What follows belongs to an exercise in optimizing a design on an open flow for small area, a short achievable clock period and few clock cycles; a production flow would make more cautious choices. Function was checked by simulation only, so behaviour that the tests miss may differ from the original. Power figures rest on the tool's default switching activity, not on a simulated workload.

$ cat flow/design.v
module single_port_mem
  #(
    parameter WIDTH = 8,
    parameter DEPTH = 64,
    parameter FILE = "",
    parameter INIT = 0
  )
  (
    input wire                     clock,
    input wire [WIDTH-1:0]         data,
    input wire [( 
  (DEPTH <= 2) ? 1 : 
  (DEPTH <= 4) ? 2 : 
  (DEPTH <= 8) ? 3 : 
  (DEPTH <= 16) ? 4 : 
  (DEPTH <= 32) ? 5 : 
  (DEPTH <= 64) ? 6 : 
  (DEPTH <= 128) ? 7 : 
  (DEPTH <= 256) ? 8 : 
  (DEPTH <= 512) ? 9 : 
  (DEPTH <= 1024) ? 10 : 
  (DEPTH <= 2048) ? 11 : 
  (DEPTH <= 4096) ? 12 : 
  (DEPTH <= 8192) ? 13 : 
  (DEPTH <= 16384) ? 14 : 
  (DEPTH <= 32768) ? 15 : 
  (DEPTH <= 65536) ? 16 : 
  (DEPTH <= 131072) ? 17 : 
  (DEPTH <= 262144) ? 18 : 
  (DEPTH <= 524288) ? 19 : 
  (DEPTH <= 1048576) ? 20 : 
  (DEPTH <= 2097152) ? 21 : 
  (DEPTH <= 4194304) ? 22 : 
  (DEPTH <= 8388608) ? 23 : 
  (DEPTH <= 16777216) ? 24 : 
  (DEPTH <= 33554432) ? 25 : 
  (DEPTH <= 67108864) ? 26 : 
  (DEPTH <= 134217728) ? 27 : 
  (DEPTH <= 268435456) ? 28 : 
  (DEPTH <= 536870912) ? 29 : 
  (DEPTH <= 1073741824) ? 30 : 
  -1)-1:0] address,
    input wire                     wr_en,
    output reg [WIDTH-1:0]         q
  );
  reg [WIDTH-1:0] mem [DEPTH-1:0] ;
  always @(posedge clock)
    begin
      if (wr_en)
        begin
          mem[address] <= data;
          q <= data;
        end
      q <= mem[address];
    end
endmodule
module delay
#(
  parameter WIDTH = 1,
  parameter DELAY = 1
)
(
  input  wire clk,
  input  wire rst,
  input  wire [WIDTH-1:0] din,
  output wire [WIDTH-1:0] dout
);
reg [WIDTH-1:0] level_buf [1:DELAY+1];
wire [WIDTH-1:0] level [0:DELAY];
assign level[0] = din;
genvar i;
generate
  for (i=0; i < DELAY; i=i+1)
    begin : gen_delay
      always @(posedge clk)
      begin
        if (rst) begin
          level_buf[i+1] <= {WIDTH{1'b0}};
        end
        else begin
          level_buf[i+1] <= level[i];
        end
      end
      assign level[i+1] = level_buf[i+1];
    end
endgenerate
assign dout = level[DELAY];
endmodule
module unit_adder 
#(
  parameter RADIX = 32
  )
(
  input wire carry_in,  
  input wire [RADIX-1:0] din_a,
  input wire [RADIX-1:0] din_b,
  output wire [RADIX-1:0] dout,
  output wire carry_out  
	);
wire [RADIX:0] dout_full;
assign dout_full = din_a + din_b + carry_in;
assign dout = dout_full[RADIX-1:0];
assign carry_out = dout_full[RADIX];
endmodule
module fp_adder 
  #(
  parameter RADIX = 32,
  parameter DIGITS = 14
  )
(
  input wire start,  
  input wire rst,
  input wire clk,
  input wire digit_in_valid,  
  input wire carry_in,
  input wire [RADIX-1:0] digit_a,
  input wire [RADIX-1:0] digit_b,
  output reg digit_out_valid,
  output reg [RADIX-1:0] digit_res,
  output reg done,   
  output reg carry_out
	);
reg running;
reg [( 
  (DIGITS <= 2) ? 1 : 
  (DIGITS <= 4) ? 2 : 
  (DIGITS <= 8) ? 3 : 
  (DIGITS <= 16) ? 4 : 
  (DIGITS <= 32) ? 5 : 
  (DIGITS <= 64) ? 6 : 
  (DIGITS <= 128) ? 7 : 
  (DIGITS <= 256) ? 8 : 
  (DIGITS <= 512) ? 9 : 
  (DIGITS <= 1024) ? 10 : 
  (DIGITS <= 2048) ? 11 : 
  (DIGITS <= 4096) ? 12 : 
  (DIGITS <= 8192) ? 13 : 
  (DIGITS <= 16384) ? 14 : 
  (DIGITS <= 32768) ? 15 : 
  (DIGITS <= 65536) ? 16 : 
  (DIGITS <= 131072) ? 17 : 
  (DIGITS <= 262144) ? 18 : 
  (DIGITS <= 524288) ? 19 : 
  (DIGITS <= 1048576) ? 20 : 
  (DIGITS <= 2097152) ? 21 : 
  (DIGITS <= 4194304) ? 22 : 
  (DIGITS <= 8388608) ? 23 : 
  (DIGITS <= 16777216) ? 24 : 
  (DIGITS <= 33554432) ? 25 : 
  (DIGITS <= 67108864) ? 26 : 
  (DIGITS <= 134217728) ? 27 : 
  (DIGITS <= 268435456) ? 28 : 
  (DIGITS <= 536870912) ? 29 : 
  (DIGITS <= 1073741824) ? 30 : 
  -1)-1:0] counter;
wire [RADIX-1:0] adder_din_a;
wire [RADIX-1:0] adder_din_b;
wire [RADIX-1:0] adder_dout;
reg adder_carry_in;
wire adder_carry_out;
assign adder_din_a = digit_in_valid ? digit_a : {RADIX{1'b0}};
assign adder_din_b = digit_in_valid ? digit_b : {RADIX{1'b0}}; 
always @(posedge clk) begin
  if (rst) begin
    running <= 1'b0;
    adder_carry_in <= 1'b0;
    counter <= {( 
  (DIGITS <= 2) ? 1 : 
  (DIGITS <= 4) ? 2 : 
  (DIGITS <= 8) ? 3 : 
  (DIGITS <= 16) ? 4 : 
  (DIGITS <= 32) ? 5 : 
  (DIGITS <= 64) ? 6 : 
  (DIGITS <= 128) ? 7 : 
  (DIGITS <= 256) ? 8 : 
  (DIGITS <= 512) ? 9 : 
  (DIGITS <= 1024) ? 10 : 
  (DIGITS <= 2048) ? 11 : 
  (DIGITS <= 4096) ? 12 : 
  (DIGITS <= 8192) ? 13 : 
  (DIGITS <= 16384) ? 14 : 
  (DIGITS <= 32768) ? 15 : 
  (DIGITS <= 65536) ? 16 : 
  (DIGITS <= 131072) ? 17 : 
  (DIGITS <= 262144) ? 18 : 
  (DIGITS <= 524288) ? 19 : 
  (DIGITS <= 1048576) ? 20 : 
  (DIGITS <= 2097152) ? 21 : 
  (DIGITS <= 4194304) ? 22 : 
  (DIGITS <= 8388608) ? 23 : 
  (DIGITS <= 16777216) ? 24 : 
  (DIGITS <= 33554432) ? 25 : 
  (DIGITS <= 67108864) ? 26 : 
  (DIGITS <= 134217728) ? 27 : 
  (DIGITS <= 268435456) ? 28 : 
  (DIGITS <= 536870912) ? 29 : 
  (DIGITS <= 1073741824) ? 30 : 
  -1){1'b0}};
    digit_out_valid <= 1'b0;
    done <= 1'b0;
    carry_out <= 1'b0;
    digit_res <= {DIGITS{1'b0}};
  end 
  else begin
    running <= done ? 1'b0 :
               start ? 1'b1 :
               running;
    adder_carry_in <= start ? carry_in :
                      digit_in_valid ?  adder_carry_out :
                      adder_carry_in;
    counter <= done ? {( 
  (DIGITS <= 2) ? 1 : 
  (DIGITS <= 4) ? 2 : 
  (DIGITS <= 8) ? 3 : 
  (DIGITS <= 16) ? 4 : 
  (DIGITS <= 32) ? 5 : 
  (DIGITS <= 64) ? 6 : 
  (DIGITS <= 128) ? 7 : 
  (DIGITS <= 256) ? 8 : 
  (DIGITS <= 512) ? 9 : 
  (DIGITS <= 1024) ? 10 : 
  (DIGITS <= 2048) ? 11 : 
  (DIGITS <= 4096) ? 12 : 
  (DIGITS <= 8192) ? 13 : 
  (DIGITS <= 16384) ? 14 : 
  (DIGITS <= 32768) ? 15 : 
  (DIGITS <= 65536) ? 16 : 
  (DIGITS <= 131072) ? 17 : 
  (DIGITS <= 262144) ? 18 : 
  (DIGITS <= 524288) ? 19 : 
  (DIGITS <= 1048576) ? 20 : 
  (DIGITS <= 2097152) ? 21 : 
  (DIGITS <= 4194304) ? 22 : 
  (DIGITS <= 8388608) ? 23 : 
  (DIGITS <= 16777216) ? 24 : 
  (DIGITS <= 33554432) ? 25 : 
  (DIGITS <= 67108864) ? 26 : 
  (DIGITS <= 134217728) ? 27 : 
  (DIGITS <= 268435456) ? 28 : 
  (DIGITS <= 536870912) ? 29 : 
  (DIGITS <= 1073741824) ? 30 : 
  -1){1'b0}} :
               running & digit_in_valid ? counter + 1 :
               counter;
    digit_out_valid <= digit_in_valid;
    digit_res <= digit_in_valid ? adder_dout : digit_res;
    done <= digit_in_valid & (counter == (DIGITS-1));
    carry_out <= digit_in_valid & (counter == (DIGITS-1)) ? adder_carry_out : carry_out;
  end
end
unit_adder #(.RADIX(RADIX)) unit_adder_inst (
  .din_a(adder_din_a),
  .din_b(adder_din_b),
  .carry_in(adder_carry_in),
  .carry_out(adder_carry_out),
  .dout(adder_dout)
  );
endmodule
module serial_comparator 
#(
  parameter RADIX = 32,
  parameter DIGITS = 14
  )
(
  input wire start,
  input wire rst,
  input wire clk,
  input wire digit_valid,
  input wire [RADIX-1:0] digit_a, 
  input wire [RADIX-1:0] digit_b, 
  output reg a_bigger_than_b,
  output reg done
);
reg comp_array [DIGITS-1:0];
reg [( 
  (DIGITS <= 2) ? 1 : 
  (DIGITS <= 4) ? 2 : 
  (DIGITS <= 8) ? 3 : 
  (DIGITS <= 16) ? 4 : 
  (DIGITS <= 32) ? 5 : 
  (DIGITS <= 64) ? 6 : 
  (DIGITS <= 128) ? 7 : 
  (DIGITS <= 256) ? 8 : 
  (DIGITS <= 512) ? 9 : 
  (DIGITS <= 1024) ? 10 : 
  (DIGITS <= 2048) ? 11 : 
  (DIGITS <= 4096) ? 12 : 
  (DIGITS <= 8192) ? 13 : 
  (DIGITS <= 16384) ? 14 : 
  (DIGITS <= 32768) ? 15 : 
  (DIGITS <= 65536) ? 16 : 
  (DIGITS <= 131072) ? 17 : 
  (DIGITS <= 262144) ? 18 : 
  (DIGITS <= 524288) ? 19 : 
  (DIGITS <= 1048576) ? 20 : 
  (DIGITS <= 2097152) ? 21 : 
  (DIGITS <= 4194304) ? 22 : 
  (DIGITS <= 8388608) ? 23 : 
  (DIGITS <= 16777216) ? 24 : 
  (DIGITS <= 33554432) ? 25 : 
  (DIGITS <= 67108864) ? 26 : 
  (DIGITS <= 134217728) ? 27 : 
  (DIGITS <= 268435456) ? 28 : 
  (DIGITS <= 536870912) ? 29 : 
  (DIGITS <= 1073741824) ? 30 : 
  -1)-1:0] counter;
reg running;
reg done_buf;
wire digit_a_bigger_than_b;
wire digit_a_equal_to_b;
assign digit_a_bigger_than_b = digit_valid & (digit_a > digit_b);
assign digit_a_equal_to_b = digit_valid & (digit_a == digit_b); 
always @(posedge clk) begin
  if (rst) begin
    comp_array[0] <= 1'b0;
    comp_array[1] <= 1'b0;
    comp_array[2] <= 1'b0;
    comp_array[3] <= 1'b0;
    comp_array[4] <= 1'b0;
    comp_array[5] <= 1'b0;
    comp_array[6] <= 1'b0;
    comp_array[7] <= 1'b0;
    comp_array[8] <= 1'b0;
    comp_array[9] <= 1'b0;
    comp_array[10] <= 1'b0;
    comp_array[11] <= 1'b0;
    comp_array[12] <= 1'b0;
    comp_array[13] <= 1'b0;
  end
  else begin
    comp_array[0] <= digit_valid & (counter == 0) ? digit_a_bigger_than_b :
                     digit_valid ? comp_array[0] & digit_a_equal_to_b :
                     comp_array[0];
    comp_array[1] <= digit_valid & (counter == 1) ? digit_a_bigger_than_b :
                     digit_valid ? comp_array[1] & digit_a_equal_to_b :
                     comp_array[1];
    comp_array[2] <= digit_valid & (counter == 2) ? digit_a_bigger_than_b :
                     digit_valid ? comp_array[2] & digit_a_equal_to_b :
                     comp_array[2];
    comp_array[3] <= digit_valid & (counter == 3) ? digit_a_bigger_than_b :
                     digit_valid ? comp_array[3] & digit_a_equal_to_b :
                     comp_array[3];
    comp_array[4] <= digit_valid & (counter == 4) ? digit_a_bigger_than_b :
                     digit_valid ? comp_array[4] & digit_a_equal_to_b :
                     comp_array[4];
    comp_array[5] <= digit_valid & (counter == 5) ? digit_a_bigger_than_b :
                     digit_valid ? comp_array[5] & digit_a_equal_to_b :
                     comp_array[5];
    comp_array[6] <= digit_valid & (counter == 6) ? digit_a_bigger_than_b :
                     digit_valid ? comp_array[6] & digit_a_equal_to_b :
                     comp_array[6];
    comp_array[7] <= digit_valid & (counter == 7) ? digit_a_bigger_than_b :
                     digit_valid ? comp_array[7] & digit_a_equal_to_b :
                     comp_array[7];
    comp_array[8] <= digit_valid & (counter == 8) ? digit_a_bigger_than_b :
                     digit_valid ? comp_array[8] & digit_a_equal_to_b :
                     comp_array[8];
    comp_array[9] <= digit_valid & (counter == 9) ? digit_a_bigger_than_b :
                     digit_valid ? comp_array[9] & digit_a_equal_to_b :
                     comp_array[9];
    comp_array[10] <= digit_valid & (counter == 10) ? digit_a_bigger_than_b :
                     digit_valid ? comp_array[10] & digit_a_equal_to_b :
                     comp_array[10];
    comp_array[11] <= digit_valid & (counter == 11) ? digit_a_bigger_than_b :
                     digit_valid ? comp_array[11] & digit_a_equal_to_b :
                     comp_array[11];
    comp_array[12] <= digit_valid & (counter == 12) ? digit_a_bigger_than_b :
                     digit_valid ? comp_array[12] & digit_a_equal_to_b :
                     comp_array[12];
    comp_array[13] <= digit_valid & (counter == 13) ? digit_a_bigger_than_b : comp_array[13];
  end
end
always @(posedge clk) begin
  if (rst) begin
    running <= 1'b0;
    done_buf <= 1'b0;
    done <= 1'b0;
    a_bigger_than_b <= 1'b0;
    counter <= {( 
  (DIGITS <= 2) ? 1 : 
  (DIGITS <= 4) ? 2 : 
  (DIGITS <= 8) ? 3 : 
  (DIGITS <= 16) ? 4 : 
  (DIGITS <= 32) ? 5 : 
  (DIGITS <= 64) ? 6 : 
  (DIGITS <= 128) ? 7 : 
  (DIGITS <= 256) ? 8 : 
  (DIGITS <= 512) ? 9 : 
  (DIGITS <= 1024) ? 10 : 
  (DIGITS <= 2048) ? 11 : 
  (DIGITS <= 4096) ? 12 : 
  (DIGITS <= 8192) ? 13 : 
  (DIGITS <= 16384) ? 14 : 
  (DIGITS <= 32768) ? 15 : 
  (DIGITS <= 65536) ? 16 : 
  (DIGITS <= 131072) ? 17 : 
  (DIGITS <= 262144) ? 18 : 
  (DIGITS <= 524288) ? 19 : 
  (DIGITS <= 1048576) ? 20 : 
  (DIGITS <= 2097152) ? 21 : 
  (DIGITS <= 4194304) ? 22 : 
  (DIGITS <= 8388608) ? 23 : 
  (DIGITS <= 16777216) ? 24 : 
  (DIGITS <= 33554432) ? 25 : 
  (DIGITS <= 67108864) ? 26 : 
  (DIGITS <= 134217728) ? 27 : 
  (DIGITS <= 268435456) ? 28 : 
  (DIGITS <= 536870912) ? 29 : 
  (DIGITS <= 1073741824) ? 30 : 
  -1){1'b0}};
  end 
  else begin
    running <= done ? 1'b0 :
               start ? 1'b1 :
               running;
    counter <= done ? {( 
  (DIGITS <= 2) ? 1 : 
  (DIGITS <= 4) ? 2 : 
  (DIGITS <= 8) ? 3 : 
  (DIGITS <= 16) ? 4 : 
  (DIGITS <= 32) ? 5 : 
  (DIGITS <= 64) ? 6 : 
  (DIGITS <= 128) ? 7 : 
  (DIGITS <= 256) ? 8 : 
  (DIGITS <= 512) ? 9 : 
  (DIGITS <= 1024) ? 10 : 
  (DIGITS <= 2048) ? 11 : 
  (DIGITS <= 4096) ? 12 : 
  (DIGITS <= 8192) ? 13 : 
  (DIGITS <= 16384) ? 14 : 
  (DIGITS <= 32768) ? 15 : 
  (DIGITS <= 65536) ? 16 : 
  (DIGITS <= 131072) ? 17 : 
  (DIGITS <= 262144) ? 18 : 
  (DIGITS <= 524288) ? 19 : 
  (DIGITS <= 1048576) ? 20 : 
  (DIGITS <= 2097152) ? 21 : 
  (DIGITS <= 4194304) ? 22 : 
  (DIGITS <= 8388608) ? 23 : 
  (DIGITS <= 16777216) ? 24 : 
  (DIGITS <= 33554432) ? 25 : 
  (DIGITS <= 67108864) ? 26 : 
  (DIGITS <= 134217728) ? 27 : 
  (DIGITS <= 268435456) ? 28 : 
  (DIGITS <= 536870912) ? 29 : 
  (DIGITS <= 1073741824) ? 30 : 
  -1){1'b0}} :
               (start | running) & digit_valid ? counter + 1 :
               counter;
    done_buf <= digit_valid & (counter == (DIGITS-1)) ? 1'b1 : 1'b0;
    done <= done_buf;
    a_bigger_than_b <= comp_array[0] | comp_array[1] | comp_array[2] | comp_array[3] | comp_array[4] | comp_array[5] | comp_array[6] | comp_array[7] | comp_array[8] | comp_array[9] | comp_array[10] | comp_array[11] | comp_array[12] | comp_array[13];
  end
end
wire comp_array_0;
wire comp_array_1;
wire comp_array_2;
wire comp_array_3;
wire comp_array_4;
wire comp_array_5;
wire comp_array_6;
wire comp_array_7;
wire comp_array_8;
wire comp_array_9;
wire comp_array_10;
wire comp_array_11;
wire comp_array_12;
wire comp_array_13;
assign comp_array_0 = comp_array[0];
assign comp_array_1 = comp_array[1];
assign comp_array_2 = comp_array[2];
assign comp_array_3 = comp_array[3];
assign comp_array_4 = comp_array[4];
assign comp_array_5 = comp_array[5];
assign comp_array_6 = comp_array[6];
assign comp_array_7 = comp_array[7];
assign comp_array_8 = comp_array[8];
assign comp_array_9 = comp_array[9];
assign comp_array_10 = comp_array[10];
assign comp_array_11 = comp_array[11];
assign comp_array_12 = comp_array[12];
assign comp_array_13 = comp_array[13];
endmodule
module fp2_sub_add_correction
#(
  parameter RADIX = 32,
  parameter DIGITS = 14,
  parameter DIGITS_LOG = ( 
  (DIGITS <= 2) ? 1 : 
  (DIGITS <= 4) ? 2 : 
  (DIGITS <= 8) ? 3 : 
  (DIGITS <= 16) ? 4 : 
  (DIGITS <= 32) ? 5 : 
  (DIGITS <= 64) ? 6 : 
  (DIGITS <= 128) ? 7 : 
  (DIGITS <= 256) ? 8 : 
  (DIGITS <= 512) ? 9 : 
  (DIGITS <= 1024) ? 10 : 
  (DIGITS <= 2048) ? 11 : 
  (DIGITS <= 4096) ? 12 : 
  (DIGITS <= 8192) ? 13 : 
  (DIGITS <= 16384) ? 14 : 
  (DIGITS <= 32768) ? 15 : 
  (DIGITS <= 65536) ? 16 : 
  (DIGITS <= 131072) ? 17 : 
  (DIGITS <= 262144) ? 18 : 
  (DIGITS <= 524288) ? 19 : 
  (DIGITS <= 1048576) ? 20 : 
  (DIGITS <= 2097152) ? 21 : 
  (DIGITS <= 4194304) ? 22 : 
  (DIGITS <= 8388608) ? 23 : 
  (DIGITS <= 16777216) ? 24 : 
  (DIGITS <= 33554432) ? 25 : 
  (DIGITS <= 67108864) ? 26 : 
  (DIGITS <= 134217728) ? 27 : 
  (DIGITS <= 268435456) ? 28 : 
  (DIGITS <= 536870912) ? 29 : 
  (DIGITS <= 1073741824) ? 30 : 
  -1), 
  parameter FILE_CONST_PX2 = "px2.mem",
  parameter FILE_CONST_PX4 = "px4.mem"
)
(
  input wire start,
  input wire rst,
  input wire clk,
  input wire [2:0] cmd,  
  input wire extension_field_op,  
  output wire mem_a_0_rd_en,
  output wire [DIGITS_LOG-1:0] mem_a_0_rd_addr,
  input  wire [RADIX-1:0] mem_a_0_dout,
  output wire mem_a_1_rd_en,
  output wire [DIGITS_LOG-1:0] mem_a_1_rd_addr,
  input  wire [RADIX-1:0] mem_a_1_dout,
  output wire mem_b_0_rd_en,
  output wire [DIGITS_LOG-1:0] mem_b_0_rd_addr,
  input  wire [RADIX-1:0] mem_b_0_dout,
  output wire mem_b_1_rd_en,
  output wire [DIGITS_LOG-1:0] mem_b_1_rd_addr,
  input  wire [RADIX-1:0] mem_b_1_dout,
  output wire px2_mem_rd_en,
  output wire [DIGITS_LOG-1:0] px2_mem_rd_addr,
  input  wire [RADIX-1:0] px2_mem_dout,
  output wire px4_mem_rd_en,
  output wire [DIGITS_LOG-1:0] px4_mem_rd_addr,
  input  wire [RADIX-1:0] px4_mem_dout,
  input wire mem_c_0_rd_en,
  input wire [DIGITS_LOG-1:0] mem_c_0_rd_addr,
  output  wire [RADIX-1:0] mem_c_0_dout,
  input wire mem_c_1_rd_en,
  input wire [DIGITS_LOG-1:0] mem_c_1_rd_addr,
  output  wire [RADIX-1:0] mem_c_1_dout,
  output reg busy,
  output reg done
);
wire left_adder_start;
wire left_adder_digit_in_valid;
wire left_adder_carry_in;
wire [RADIX-1:0] left_adder_digit_a;
wire [RADIX-1:0] left_adder_digit_b;
wire left_adder_digit_out_valid;
wire [RADIX-1:0] left_adder_digit_res;
wire left_adder_done;
wire left_adder_carry_out;
wire right_adder_start;
wire right_adder_digit_in_valid;
wire right_adder_carry_in;
wire [RADIX-1:0] right_adder_digit_a;
wire [RADIX-1:0] right_adder_digit_b;
wire right_adder_digit_out_valid;
wire [RADIX-1:0] right_adder_digit_res;
wire right_adder_done;
wire right_adder_carry_out;
reg left_comparator_start;
reg left_comparator_digit_valid;
wire [RADIX-1:0] left_comparator_digit_a;
wire [RADIX-1:0] left_comparator_digit_b;
wire left_comparator_a_bigger_than_b;
wire left_comparator_done;
wire right_comparator_start;
wire right_comparator_digit_valid;
wire [RADIX-1:0] right_comparator_digit_a;
wire [RADIX-1:0] right_comparator_digit_b;
wire right_comparator_a_bigger_than_b;
wire right_comparator_done;
wire mem_c_0_add_0_wr_en;
wire [DIGITS_LOG-1:0] mem_c_0_add_0_wr_addr;
wire [DIGITS_LOG-1:0] mem_c_0_wr_addr;
wire [RADIX-1:0] mem_c_0_add_0_din;
wire mem_c_0_add_0_rd_en;
wire [DIGITS_LOG-1:0] mem_c_0_add_0_rd_addr;
wire [RADIX-1:0] mem_c_0_add_0_dout;
wire mem_c_0_add_1_wr_en;
wire [DIGITS_LOG-1:0] mem_c_0_add_1_wr_addr;
wire [RADIX-1:0] mem_c_0_add_1_din; 
wire [RADIX-1:0] mem_c_0_add_1_dout; 
wire mem_c_1_add_0_wr_en;
wire [DIGITS_LOG-1:0] mem_c_1_add_0_wr_addr;
wire [RADIX-1:0] mem_c_1_add_0_din;
wire mem_c_1_add_0_rd_en;
wire [DIGITS_LOG-1:0] mem_c_1_add_0_rd_addr;
wire [RADIX-1:0] mem_c_1_add_0_dout;
wire mem_c_1_add_1_wr_en;
wire [DIGITS_LOG-1:0] mem_c_1_add_1_wr_addr;
wire [RADIX-1:0] mem_c_1_add_1_din; 
wire [RADIX-1:0] mem_c_1_add_1_dout; 
reg [DIGITS_LOG-1:0] rd_counter;
reg [DIGITS_LOG-1:0] rd_counter_buf;
reg add_0_running_pre;
reg add_0_running;
reg left_fpadd_correction_needed;
reg left_fpsub_correction_needed;
reg right_fpadd_correction_needed;
reg right_fpsub_correction_needed;
reg add_1_running_pre;
reg add_1_running;
reg add_counter;
wire comparator_enabled;
wire adder_1_start;
wire init_carry_in;
assign mem_c_0_dout = (cmd == 3'd3) ? mem_c_0_add_0_dout : mem_c_0_add_1_dout;
assign mem_c_1_dout = (cmd == 3'd3) ? mem_c_1_add_0_dout : mem_c_1_add_1_dout;
assign init_carry_in = (start & ((cmd == 3'd2) || (cmd == 3'd4) || (cmd == 3'd5)));
assign left_adder_start = start | adder_1_start;
assign left_adder_carry_in =  init_carry_in || (adder_1_start & left_fpadd_correction_needed);
assign left_adder_digit_in_valid = add_0_running | add_1_running;
assign left_adder_digit_a = add_0_running ? mem_a_0_dout :
                            add_1_running ? mem_c_0_add_0_dout :
                            {RADIX{1'b0}}; 
assign left_adder_digit_b = add_0_running & ((cmd == 3'd1) || (cmd == 3'd3)) ? mem_b_0_dout :
                            add_0_running ? ~(mem_b_0_dout) :
                            add_1_running & (cmd == 3'd1) & left_fpadd_correction_needed ? ~(px2_mem_dout) :
                            add_1_running & (((cmd == 3'd2) & left_fpsub_correction_needed) || (cmd == 3'd4)) ? px2_mem_dout :
                            add_1_running & (cmd == 3'd5)? px4_mem_dout :
                            {RADIX{1'b0}};
assign right_adder_start = left_adder_start & extension_field_op;
assign right_adder_carry_in = init_carry_in || ((cmd == 3'd1) & right_fpadd_correction_needed);
assign right_adder_digit_in_valid = left_adder_digit_in_valid & extension_field_op;
assign right_adder_digit_a = add_0_running & extension_field_op ? mem_a_1_dout :
                             add_1_running & extension_field_op ? mem_c_1_add_0_dout :
                            {RADIX{1'b0}}; 
assign right_adder_digit_b = add_0_running & extension_field_op & ((cmd == 3'd1) || (cmd == 3'd3)) ? mem_b_1_dout :
                             add_0_running & extension_field_op ? ~(mem_b_1_dout) :
                             add_1_running & extension_field_op & (cmd == 3'd1) & right_fpadd_correction_needed ? ~(px2_mem_dout) :
                             add_1_running & extension_field_op & (((cmd == 3'd2) & right_fpsub_correction_needed) || (cmd == 3'd4)) ? px2_mem_dout :
                             add_1_running & extension_field_op & (cmd == 3'd5)? px4_mem_dout :
                             {RADIX{1'b0}};
assign mem_a_0_rd_en = add_0_running_pre;
assign mem_a_0_rd_addr = mem_a_0_rd_en ? rd_counter : {DIGITS_LOG{1'b0}};
assign mem_b_0_rd_en = mem_a_0_rd_en;
assign mem_b_0_rd_addr = mem_a_0_rd_addr;
assign mem_c_0_add_0_wr_en = left_adder_digit_out_valid & (add_counter == 1'b0);
assign mem_c_0_add_0_wr_addr = (add_counter == 1'b0) ? mem_c_0_wr_addr : {DIGITS_LOG{1'b0}};
assign mem_c_0_add_0_din = (add_counter == 1'b0) ? left_adder_digit_res : {RADIX{1'b0}};
assign mem_c_0_add_0_rd_en = add_1_running_pre;
assign mem_c_0_add_0_rd_addr = (add_counter == 1'b1) ? rd_counter : {DIGITS_LOG{1'b0}};
assign mem_c_0_add_1_wr_en = left_adder_digit_out_valid & (add_counter == 1'b1);
assign mem_c_0_add_1_wr_addr = (add_counter == 1'b1) ? mem_c_0_wr_addr : {DIGITS_LOG{1'b0}};
assign mem_c_0_add_1_din = (add_counter == 1'b1) ? left_adder_digit_res : {RADIX{1'b0}};
assign mem_a_1_rd_addr = mem_a_0_rd_addr;
assign mem_a_1_rd_en = mem_a_0_rd_en;
assign mem_b_1_rd_addr = mem_b_0_rd_addr;
assign mem_b_1_rd_en = mem_b_0_rd_en;
assign mem_c_1_add_0_wr_en = extension_field_op & mem_c_0_add_0_wr_en;
assign mem_c_1_add_0_wr_addr = extension_field_op ? mem_c_0_add_0_wr_addr : {DIGITS_LOG{1'b0}};
assign mem_c_1_add_0_din = (add_counter == 1'b0) & extension_field_op ? right_adder_digit_res : {RADIX{1'b0}};
assign mem_c_1_add_0_rd_en = extension_field_op & add_1_running_pre;
assign mem_c_1_add_0_rd_addr = extension_field_op ? mem_c_0_add_0_rd_addr : {DIGITS_LOG{1'b0}};
assign mem_c_1_add_1_wr_en = extension_field_op & mem_c_0_add_1_wr_en;
assign mem_c_1_add_1_wr_addr = extension_field_op ? mem_c_0_add_1_wr_addr : {DIGITS_LOG{1'b0}};
assign mem_c_1_add_1_din = extension_field_op & (add_counter == 1'b1) ? right_adder_digit_res : {RADIX{1'b0}};
assign comparator_enabled = (add_counter == 1'b0) & (cmd == 3'd1);
assign left_comparator_digit_a = comparator_enabled ? left_adder_digit_res : {RADIX{1'b0}};
assign left_comparator_digit_b = comparator_enabled ? px2_mem_dout : {RADIX{1'b0}};
assign right_comparator_start = left_comparator_start & extension_field_op;
assign right_comparator_digit_valid = left_comparator_digit_valid & extension_field_op;
assign right_comparator_digit_a = comparator_enabled & extension_field_op ? right_adder_digit_res : {RADIX{1'b0}};
assign right_comparator_digit_b = extension_field_op ? left_comparator_digit_b : {RADIX{1'b0}};
assign px2_mem_rd_en = (cmd == 3'd1) || (((cmd == 3'd2) || (cmd == 3'd4)) & add_1_running_pre);
assign px2_mem_rd_addr = (add_1_running_pre & px2_mem_rd_en) ? rd_counter : 
                         px2_mem_rd_en ? rd_counter_buf :
                         {DIGITS_LOG{1'b0}};
assign px4_mem_rd_en = (cmd == 3'd5) & add_1_running_pre;
assign px4_mem_rd_addr = px4_mem_rd_en ? rd_counter : {DIGITS_LOG{1'b0}}; 
always @(posedge clk) begin
  if (rst) begin
    add_0_running_pre <= 1'b0;
    add_0_running <= 1'b0;
    add_1_running_pre <= 1'b0;
    add_1_running <= 1'b0;
    busy <= 1'b0;
    done <= 1'b0;
    add_counter <= 1'b0;  
    rd_counter <= {DIGITS_LOG{1'b0}};
    rd_counter_buf <= {DIGITS_LOG{1'b0}};
    left_comparator_start <= 1'b0;
    left_comparator_digit_valid <= 1'b0; 
    left_fpadd_correction_needed <= 1'b0;
    right_fpadd_correction_needed <= 1'b0;
    left_fpsub_correction_needed <= 1'b0; 
    right_fpsub_correction_needed <= 1'b0;  
  end 
  else begin
    add_0_running_pre <= start ? 1'b1 :
                         (rd_counter == (DIGITS-1)) ? 1'b0 :
                         add_0_running_pre;
    add_0_running <= add_0_running_pre;
    add_1_running_pre <= adder_1_start ? 1'b1 :  
                         (rd_counter == (DIGITS-1)) ? 1'b0 :
                         add_1_running_pre;
    add_1_running <= add_1_running_pre;
    add_counter <= start | done ? 1'b0 :
                   left_adder_done ? 1'b1 :
                   add_counter;
    busy <= start ? 1'b1 :
            done ? 1'b0 :
            busy;
    rd_counter <= start | adder_1_start ? {DIGITS_LOG{1'b0}} :  
                  busy & (rd_counter < (DIGITS-1)) ? rd_counter + 1 :
                  rd_counter;
    rd_counter_buf <= rd_counter;
    left_comparator_start <= left_adder_start & (add_counter == 1'b0) & (cmd == 3'd1);
    left_comparator_digit_valid <= (add_counter == 1'b0) & (cmd == 3'd1) ? left_adder_digit_in_valid : 1'b0; 
    left_fpadd_correction_needed <= start | done ? 1'b0 :
                                    (cmd == 3'd1) & left_comparator_a_bigger_than_b & left_comparator_done ? 1'b1 :
                                    left_fpadd_correction_needed;
    right_fpadd_correction_needed <= start | done ? 1'b0 :
                                    (cmd == 3'd1) & right_comparator_a_bigger_than_b & right_comparator_done ? 1'b1 :
                                    right_fpadd_correction_needed;
    left_fpsub_correction_needed <= start | done ? 1'b0 :
                                    (mem_c_0_add_0_wr_en & (mem_c_0_add_0_wr_addr == (DIGITS-1))) ? mem_c_0_add_0_din[RADIX-1] :
                                    left_fpsub_correction_needed;
    right_fpsub_correction_needed <= start | done ? 1'b0 :
                                    (mem_c_1_add_0_wr_en & (mem_c_1_add_0_wr_addr == (DIGITS-1))) ? mem_c_1_add_0_din[RADIX-1] :
                                    right_fpsub_correction_needed;
    done <= (cmd == 3'd3) ? mem_c_0_add_0_wr_en & (mem_c_0_wr_addr == (DIGITS-1)) :
            (add_counter == 1'b1) & mem_c_0_add_1_wr_en & (mem_c_0_wr_addr == (DIGITS-1));
  end
end
fp_adder #(.RADIX(RADIX), .DIGITS(DIGITS)) fp_left_adder_inst (
  .start(left_adder_start),
  .rst(rst),
  .clk(clk),
  .digit_in_valid(left_adder_digit_in_valid),
  .carry_in(left_adder_carry_in),
  .digit_a(left_adder_digit_a),
  .digit_b(left_adder_digit_b),
  .digit_out_valid(left_adder_digit_out_valid),
  .digit_res(left_adder_digit_res),
  .done(left_adder_done),
  .carry_out(left_adder_carry_out)
  );
fp_adder #(.RADIX(RADIX), .DIGITS(DIGITS)) fp_right_adder_inst (
  .start(right_adder_start),
  .rst(rst),
  .clk(clk),
  .digit_in_valid(right_adder_digit_in_valid),
  .carry_in(right_adder_carry_in),
  .digit_a(right_adder_digit_a),
  .digit_b(right_adder_digit_b),
  .digit_out_valid(right_adder_digit_out_valid),
  .digit_res(right_adder_digit_res),
  .done(right_adder_done),
  .carry_out(right_adder_carry_out)
  );
serial_comparator #(.RADIX(RADIX), .DIGITS(DIGITS)) left_serial_comparator_inst (
  .start(left_comparator_start),
  .rst(rst),
  .clk(clk),
  .digit_valid(left_comparator_digit_valid), 
  .digit_a(left_comparator_digit_a),
  .digit_b(left_comparator_digit_b), 
  .a_bigger_than_b(left_comparator_a_bigger_than_b),
  .done(left_comparator_done)
  );
serial_comparator #(.RADIX(RADIX), .DIGITS(DIGITS)) right_serial_comparator_inst (
  .start(right_comparator_start),
  .rst(rst),
  .clk(clk),
  .digit_valid(right_comparator_digit_valid), 
  .digit_a(right_comparator_digit_a),
  .digit_b(right_comparator_digit_b), 
  .a_bigger_than_b(right_comparator_a_bigger_than_b),
  .done(right_comparator_done)
  );
single_port_mem #(.WIDTH(RADIX), .DEPTH(DIGITS)) single_port_mem_inst_c_0_add_0 (  
  .clock(clk),
  .data(mem_c_0_add_0_din),
  .address(mem_c_0_add_0_wr_en ? mem_c_0_add_0_wr_addr : (mem_c_0_add_0_rd_en ? mem_c_0_add_0_rd_addr : mem_c_0_rd_addr)),
  .wr_en(mem_c_0_add_0_wr_en),
  .q(mem_c_0_add_0_dout)
  );
single_port_mem #(.WIDTH(RADIX), .DEPTH(DIGITS)) single_port_mem_inst_c_0_add_1 (  
  .clock(clk),
  .data(mem_c_0_add_1_din),
  .address(mem_c_0_add_1_wr_en ? mem_c_0_add_1_wr_addr : mem_c_0_rd_addr),
  .wr_en(mem_c_0_add_1_wr_en),
  .q(mem_c_0_add_1_dout)
  );
single_port_mem #(.WIDTH(RADIX), .DEPTH(DIGITS)) single_port_mem_inst_c_1_add_0 (  
  .clock(clk),
  .data(mem_c_1_add_0_din),
  .address(mem_c_1_add_0_wr_en ? mem_c_1_add_0_wr_addr : (mem_c_1_add_0_rd_en ? mem_c_1_add_0_rd_addr : mem_c_1_rd_addr)),
  .wr_en(mem_c_1_add_0_wr_en),
  .q(mem_c_1_add_0_dout)
  );
single_port_mem #(.WIDTH(RADIX), .DEPTH(DIGITS)) single_port_mem_inst_c_1_add_1 (  
  .clock(clk),
  .data(mem_c_1_add_1_din),
  .address(mem_c_1_add_1_wr_en ? mem_c_1_add_1_wr_addr : mem_c_1_rd_addr),
  .wr_en(mem_c_1_add_1_wr_en),
  .q(mem_c_1_add_1_dout)
  );
delay #(.WIDTH(1), .DELAY(3)) delay_inst_adder_1_start (
  .clk(clk),
  .rst(rst),
  .din(left_adder_done & (add_counter == 1'b0) & (cmd != 3'd3)),
  .dout(adder_1_start)
  );
delay #(.WIDTH(DIGITS_LOG), .DELAY(1)) delay_inst_mem_c_0_wr_addr (
  .clk(clk),
  .rst(rst),
  .din(rd_counter_buf),
  .dout(mem_c_0_wr_addr)
  );
endmodule
$ cat flow/run.sh
#!/bin/bash
# synth_recipe.tcl (not shown) runs the flow's synth.tcl, then flattens the netlist and writes it again
# the make line also repeats each setting of config.mk as NAME=value (left out here)
make -C /OpenROAD-flow-scripts/flow DESIGN_CONFIG=/design/flow/config.mk WORK_HOME=/design/flow/orfs CLKGATE_MAP_FILE= SYNTH_SCRIPT=/design/flow/synth_recipe.tcl finish
$ cat flow/config.mk
export PLATFORM = sky130hd
export DESIGN_NAME = fp2_sub_add_correction
export DESIGN_NICKNAME = fp2_sub_add_correction
export VERILOG_FILES = /design/flow/design.v
export SDC_FILE = /design/flow/constraint.sdc
export NUM_CORES = 4
export LEC_CHECK = 0
export CAP_MARGIN = 20
export CORE_MARGIN = 2
export CORE_UTILIZATION = 40
export PLACE_DENSITY = 0.6
export SLEW_MARGIN = 20
$ cat flow/constraint.sdc
create_clock -name core_clock -period 5.0 [get_ports {clk}]
set_input_delay 1.0000 -clock core_clock [delete_from_list [all_inputs] [get_ports {clk}]]
set_output_delay 1.0000 -clock core_clock [all_outputs]
set_load 0.01 [all_outputs]
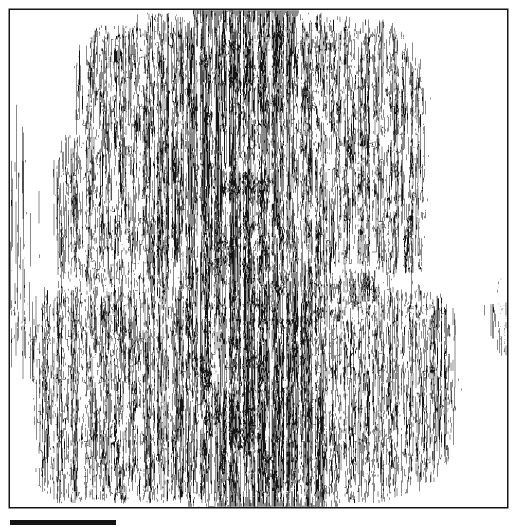
*Met2 routing*
The bar under the picture is 100 um long.
share of all routed wire = 46%
longest straight run = 221 um

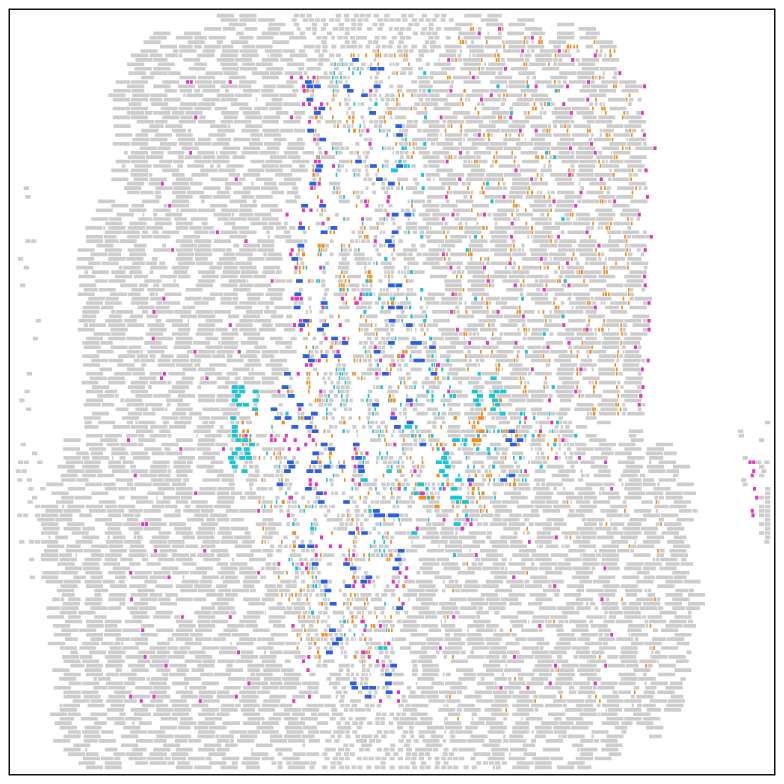
*Gate-type map*
magenta -> and/or cells  # cells 321
cyan -> nor cells  # cells 325
orange -> nand cells  # cells 667
blue -> fa/ha/maj cells  # cells 143, where a vertical strip down the middle

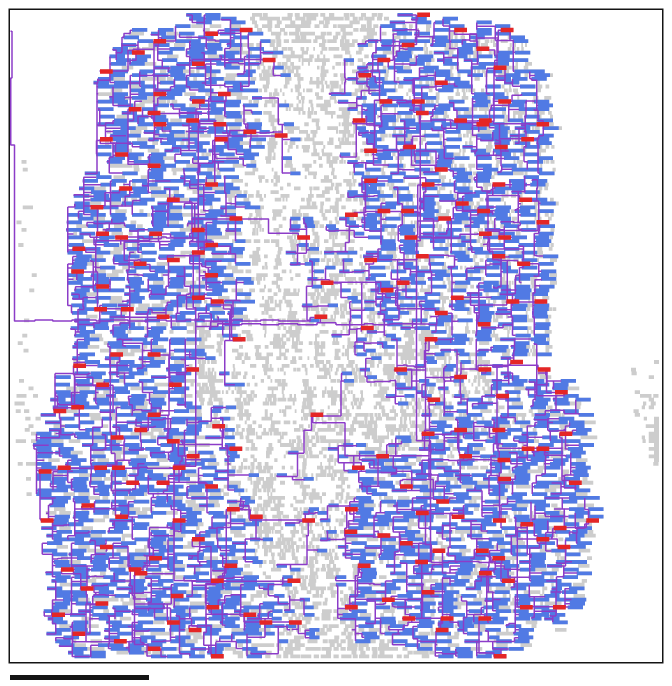
*Clock wires, drivers and flops*
The bar under the picture is 100 um long.
blue -> flip-flops  # count 2065
purple -> clock wires  # length 23.7 mm
red -> clock drivers  # count 202
flops lie = all over the die
routed clock nets = 203

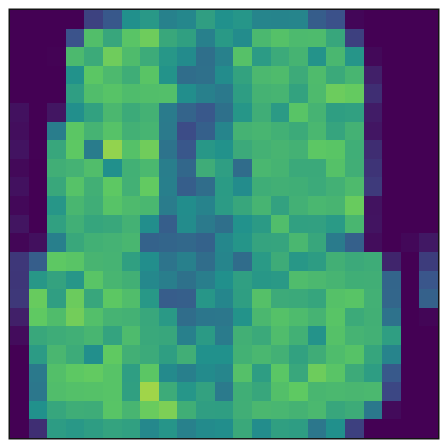
*Local utilization*
The die is cut into 23 by 23 equal tiles; dark purple is low, yellow is high, 0 to 100% covered.
tiles over 75% full = 3.4%
emptiest ninth of the die = north-east
mean over tiles = 45%
fullest tile = 85%
nearly empty tiles = 17%

==> summary.txt <==
run status: finished clean
Chip Height: 470 um
synthesized instance count: 5552
largest net degree at the start of global routing: 129
Final Instance Count excl. Fillers: 9176
starting density of the core: 40.1%
Post-Syn Nets: 5904
port bufs: 302
Worst Skew: 0.0390 ns
area growth from synthesis to layout: 18.4%
flops & latches, synth: 2065
total CTS buffers: 202
root buffer cell: clkbuf_16
Least-Margin Pin Slew: 1.07 ns
commonest non-fill, non-tap cells in the layout: 1792 x edfxtp_1, 545 x nand2_1, 390 x buf_4
minimum clock period: 4.78 ns
gr usage total: 24.5%
Worst Path Required: 4.00 ns
HP Class: register to register
via count of the routed design: 52600
WL met2: 127000 um
drt initial violations: 5742
placed insts: 8770
met1 WL: 111000 um
f_max: 0.209 GHz
core area: 0.217 sq mm
Slew HR: 27.0%
CP Max Fanout: 40
Top-Level Pins: 305
post-synthesis sequential area ratio: 68.3%
period utilization: 95.7%
Pins Over Slew Limit: 0
Rows: 171
hold_ws: 0.431 ns
CTS Hold Buffers Added: 0
CP arrival: 3.78 ns
Setup CP Type: input pin to primary output
# DRC: 0
Congestion Overflow GR: 0
max_cap viols: 0
Clock Latency Late Sink: 0.87 ns
Setup violations, final: 0
CTS tree: built
CTS H-tree lvls: 4
first-pass GRT wire length: 387000 um
Final Hold Vio Count: 0
vias in the first global route: 51000
yosys warns: 9
Post-Syn Area: 0.0868 sq mm
Post-Route WL: 276000 um
Met3 Wirelength: 18500 um
initial antenna violation count: 63
RSZ-0062 raised after global routing: no
clk sinks: 2065
die area: 0.221 sq mm
Final GP Congestion: 1.01
DR top layer: met5
Die Wd: 470 um
Top FF cell, synth: edfxtp_1
worst vdd ir: 300 uV
Worst setup EP type: primary output
post-synth cell types: 79
clk buf depth: 3
Worst setup SP type: input pin
vias per cell: 5.73
share of layout cells above drive strength 1: 21.1%
commonest non-fill, non-tap cell in the layout: edfxtp_1
Post-synth EDFFs: 1792
Post-DRT Antenna Nets: 0
Avg WL per Cell: 30.1 um
Worst-path clk slew: 0.06 ns
DRT Pass-1 Iters: 5
Detail Placement HPWL: 182000 um
Pleak: 33.0 nW
fin nets: 6472
ys async rst share: 0%
mean post-synth cell area: 15.6 sq um
power per cell area: 351 mW/mm^2
Testbench counts, summed over its fixed seeds: cycles 15,500.
[cell usage after synthesis, types with 11 or more instances]
cell type	instances	area [sq um]
nor3_1	33	165
mux2_2	130	1460
buf_2	85	425
o21a_1	16	120
nand3_1	78	390
mux4_2	352	7930
edfxtp_1	1792	53800
inv_1	29	109
a21oi_1	160	801
nor4_1	14	87.6
nand4_1	27	169
a211oi_1	151	1130
o22ai_1	40	250
a311oi_1	34	298
a31oi_1	82	513
o21ai_1	30	150
and2_0	17	106
a22o_1	64	561
xor2_1	59	517
a21o_1	64	480
xnor2_1	65	569
nand2_1	547	2050
clkbuf_1	236	886
buf_4	24	180
a221oi_1	64	561
o21ai_0	129	646
nor2_1	205	769
ha_1	139	1740
o211ai_1	43	323
nor2b_1	66	413
nand2b_1	11	68.8
mux2i_1	78	781
dfxtp_1	273	5470
and2_1	198	1240
and3_1	79	494
buf_1	17	63.8
[path summary, 6_finish.rpt]
| check | start | endpoint | slack, ns | cells past startpoint |
|---|---|---|---|---|
| max | cmd[2] | px2_mem_rd_addr[2] | 0.22 | 9 |
| min | left_serial_comparator_inst.done_buf | left_serial_comparator_inst.done | 0.43 | 1 |
| min reg2reg | left_serial_comparator_inst.done_buf | left_serial_comparator_inst.done | 0.43 | 1 |
| max reg2reg | add_1_running | fp_left_adder_inst.digit_res[26] | 0.59 | 15 |
[metal layers]
layer | global-route usage (%) | vias to the layer above
li1 | - | 22900
met1 | 32.6 | 27200
met2 | 38.0 | 2005
met3 | 3.68 | 491
met4 | 15.2 | 2
met5 | 0 | -
[layout make-up]
class	instances	area [sq um]
inverter	29	109
fill	18500	114000
timing repair buffer	731	6740
multi-input combinational	3091	26500
clock inverter	107	950
antenna	24	60.1
clock buffer	275	5620
tap	2854	3570
sequential	2065	59300
[critical path: stages]
cell and delay (ns):
clkdlybuf4s50_1 0.51, nand2b_4 0.19, buf_4 0.16, buf_12 0.18
a21boi_1 0.35, a22oi_1 0.15, o21ai_0 0.43, buf_4 0.24
clkdlybuf4s50_1 0.54
[report_power, final]
part / internal, mW / total, mW / switching [mW]
clock: 8.47 / 15.0 / 6.56
combinational: 0.889 / 2.22 / 1.33
sequential: 18.6 / 18.8 / 0.203
[what timing repair did]
| action | in CTS | in global routing |
|---|---|---|
| resized for setup | 0 | 1 |
| setup buffers | 0 | 0 |
| endpoints found under the setup margin | 0 | 2 |
[state kept, by name (all words and copies together), names as in the netlist, 14 cells and up]
signal	flops
single_port_mem_inst_c_1_add_1.q	32
right_serial_comparator_inst.comp_array	14
single_port_mem_inst_c_0_add_1.q	32
single_port_mem_inst_c_0_add_1.mem	448
single_port_mem_inst_c_0_add_0.mem	448
single_port_mem_inst_c_1_add_0.q	32
left_serial_comparator_inst.comp_array	14
fp_right_adder_inst.digit_res	32
single_port_mem_inst_c_0_add_0.q	32
fp_left_adder_inst.digit_res	32
single_port_mem_inst_c_1_add_0.mem	448
single_port_mem_inst_c_1_add_1.mem	448
[stage by stage]
stage | power [mW] | util, % | area [sq um] | setup slack, ns | TNS, ns
6_report | 36.1 | 47.5 | 103000 | 0.217 | 0
5_1_grt | 37.1 | 47.5 | 103000 | 0.161 | 0
4_1_cts | 36.3 | 47.5 | 103000 | 0.159 | 0
3_5_place_dp | 21.4 | 44.4 | 96200 | -0.447 | -8.33
3_3_place_gp | 21.4 | 44.4 | 96200 | -0.429 | -7.87
2_1_floorplan | 20.2 | - | 86900 | -0.682 | -87.30
[kinds of logic after synthesis]
group / after synthesis / share of synthesized area (%)
AO/OA/AOI/OAI: 950 / 7.50
buffers and inverters: 396 / 1.98
XOR/XNOR: 124 / 1.25
AND/OR/NAND/NOR: 1313 / 7.19
adder cells (fa/ha/maj): 143 / 2.09
multiplexers: 561 / 11.7
flip-flops: 2065 / 68.3

## port drivers added, routing unchanged
The results above use ideal ports. As a check the final layout listed here was re-extracted and re-timed, cells and wires unchanged.
Step 1, drivers: a clkbuf_16 drives clk and a buf_2 each remaining input, both assumed.
Step 2 adds t to the input delays and takes it off the output delays; t is the mean of the earliest and latest rising clock arrival at the registers after step 1. Input paths then give back, and output paths get back, about the clock's delay inside the block.
Three values: ideal, step 1, step 2; two values: the first two.
t (ns): 0.941
slack for setup (ns): 0.217 / 0.111 / -0.540
worst setup path after step 2: input to register
worst data-port slew with drivers (ns): 0.34
Met with ideal ports but missed after step 2: setup timing in this run. The setup slack of this run moves by -0.106 ns with the drivers and by -0.757 ns with both steps.
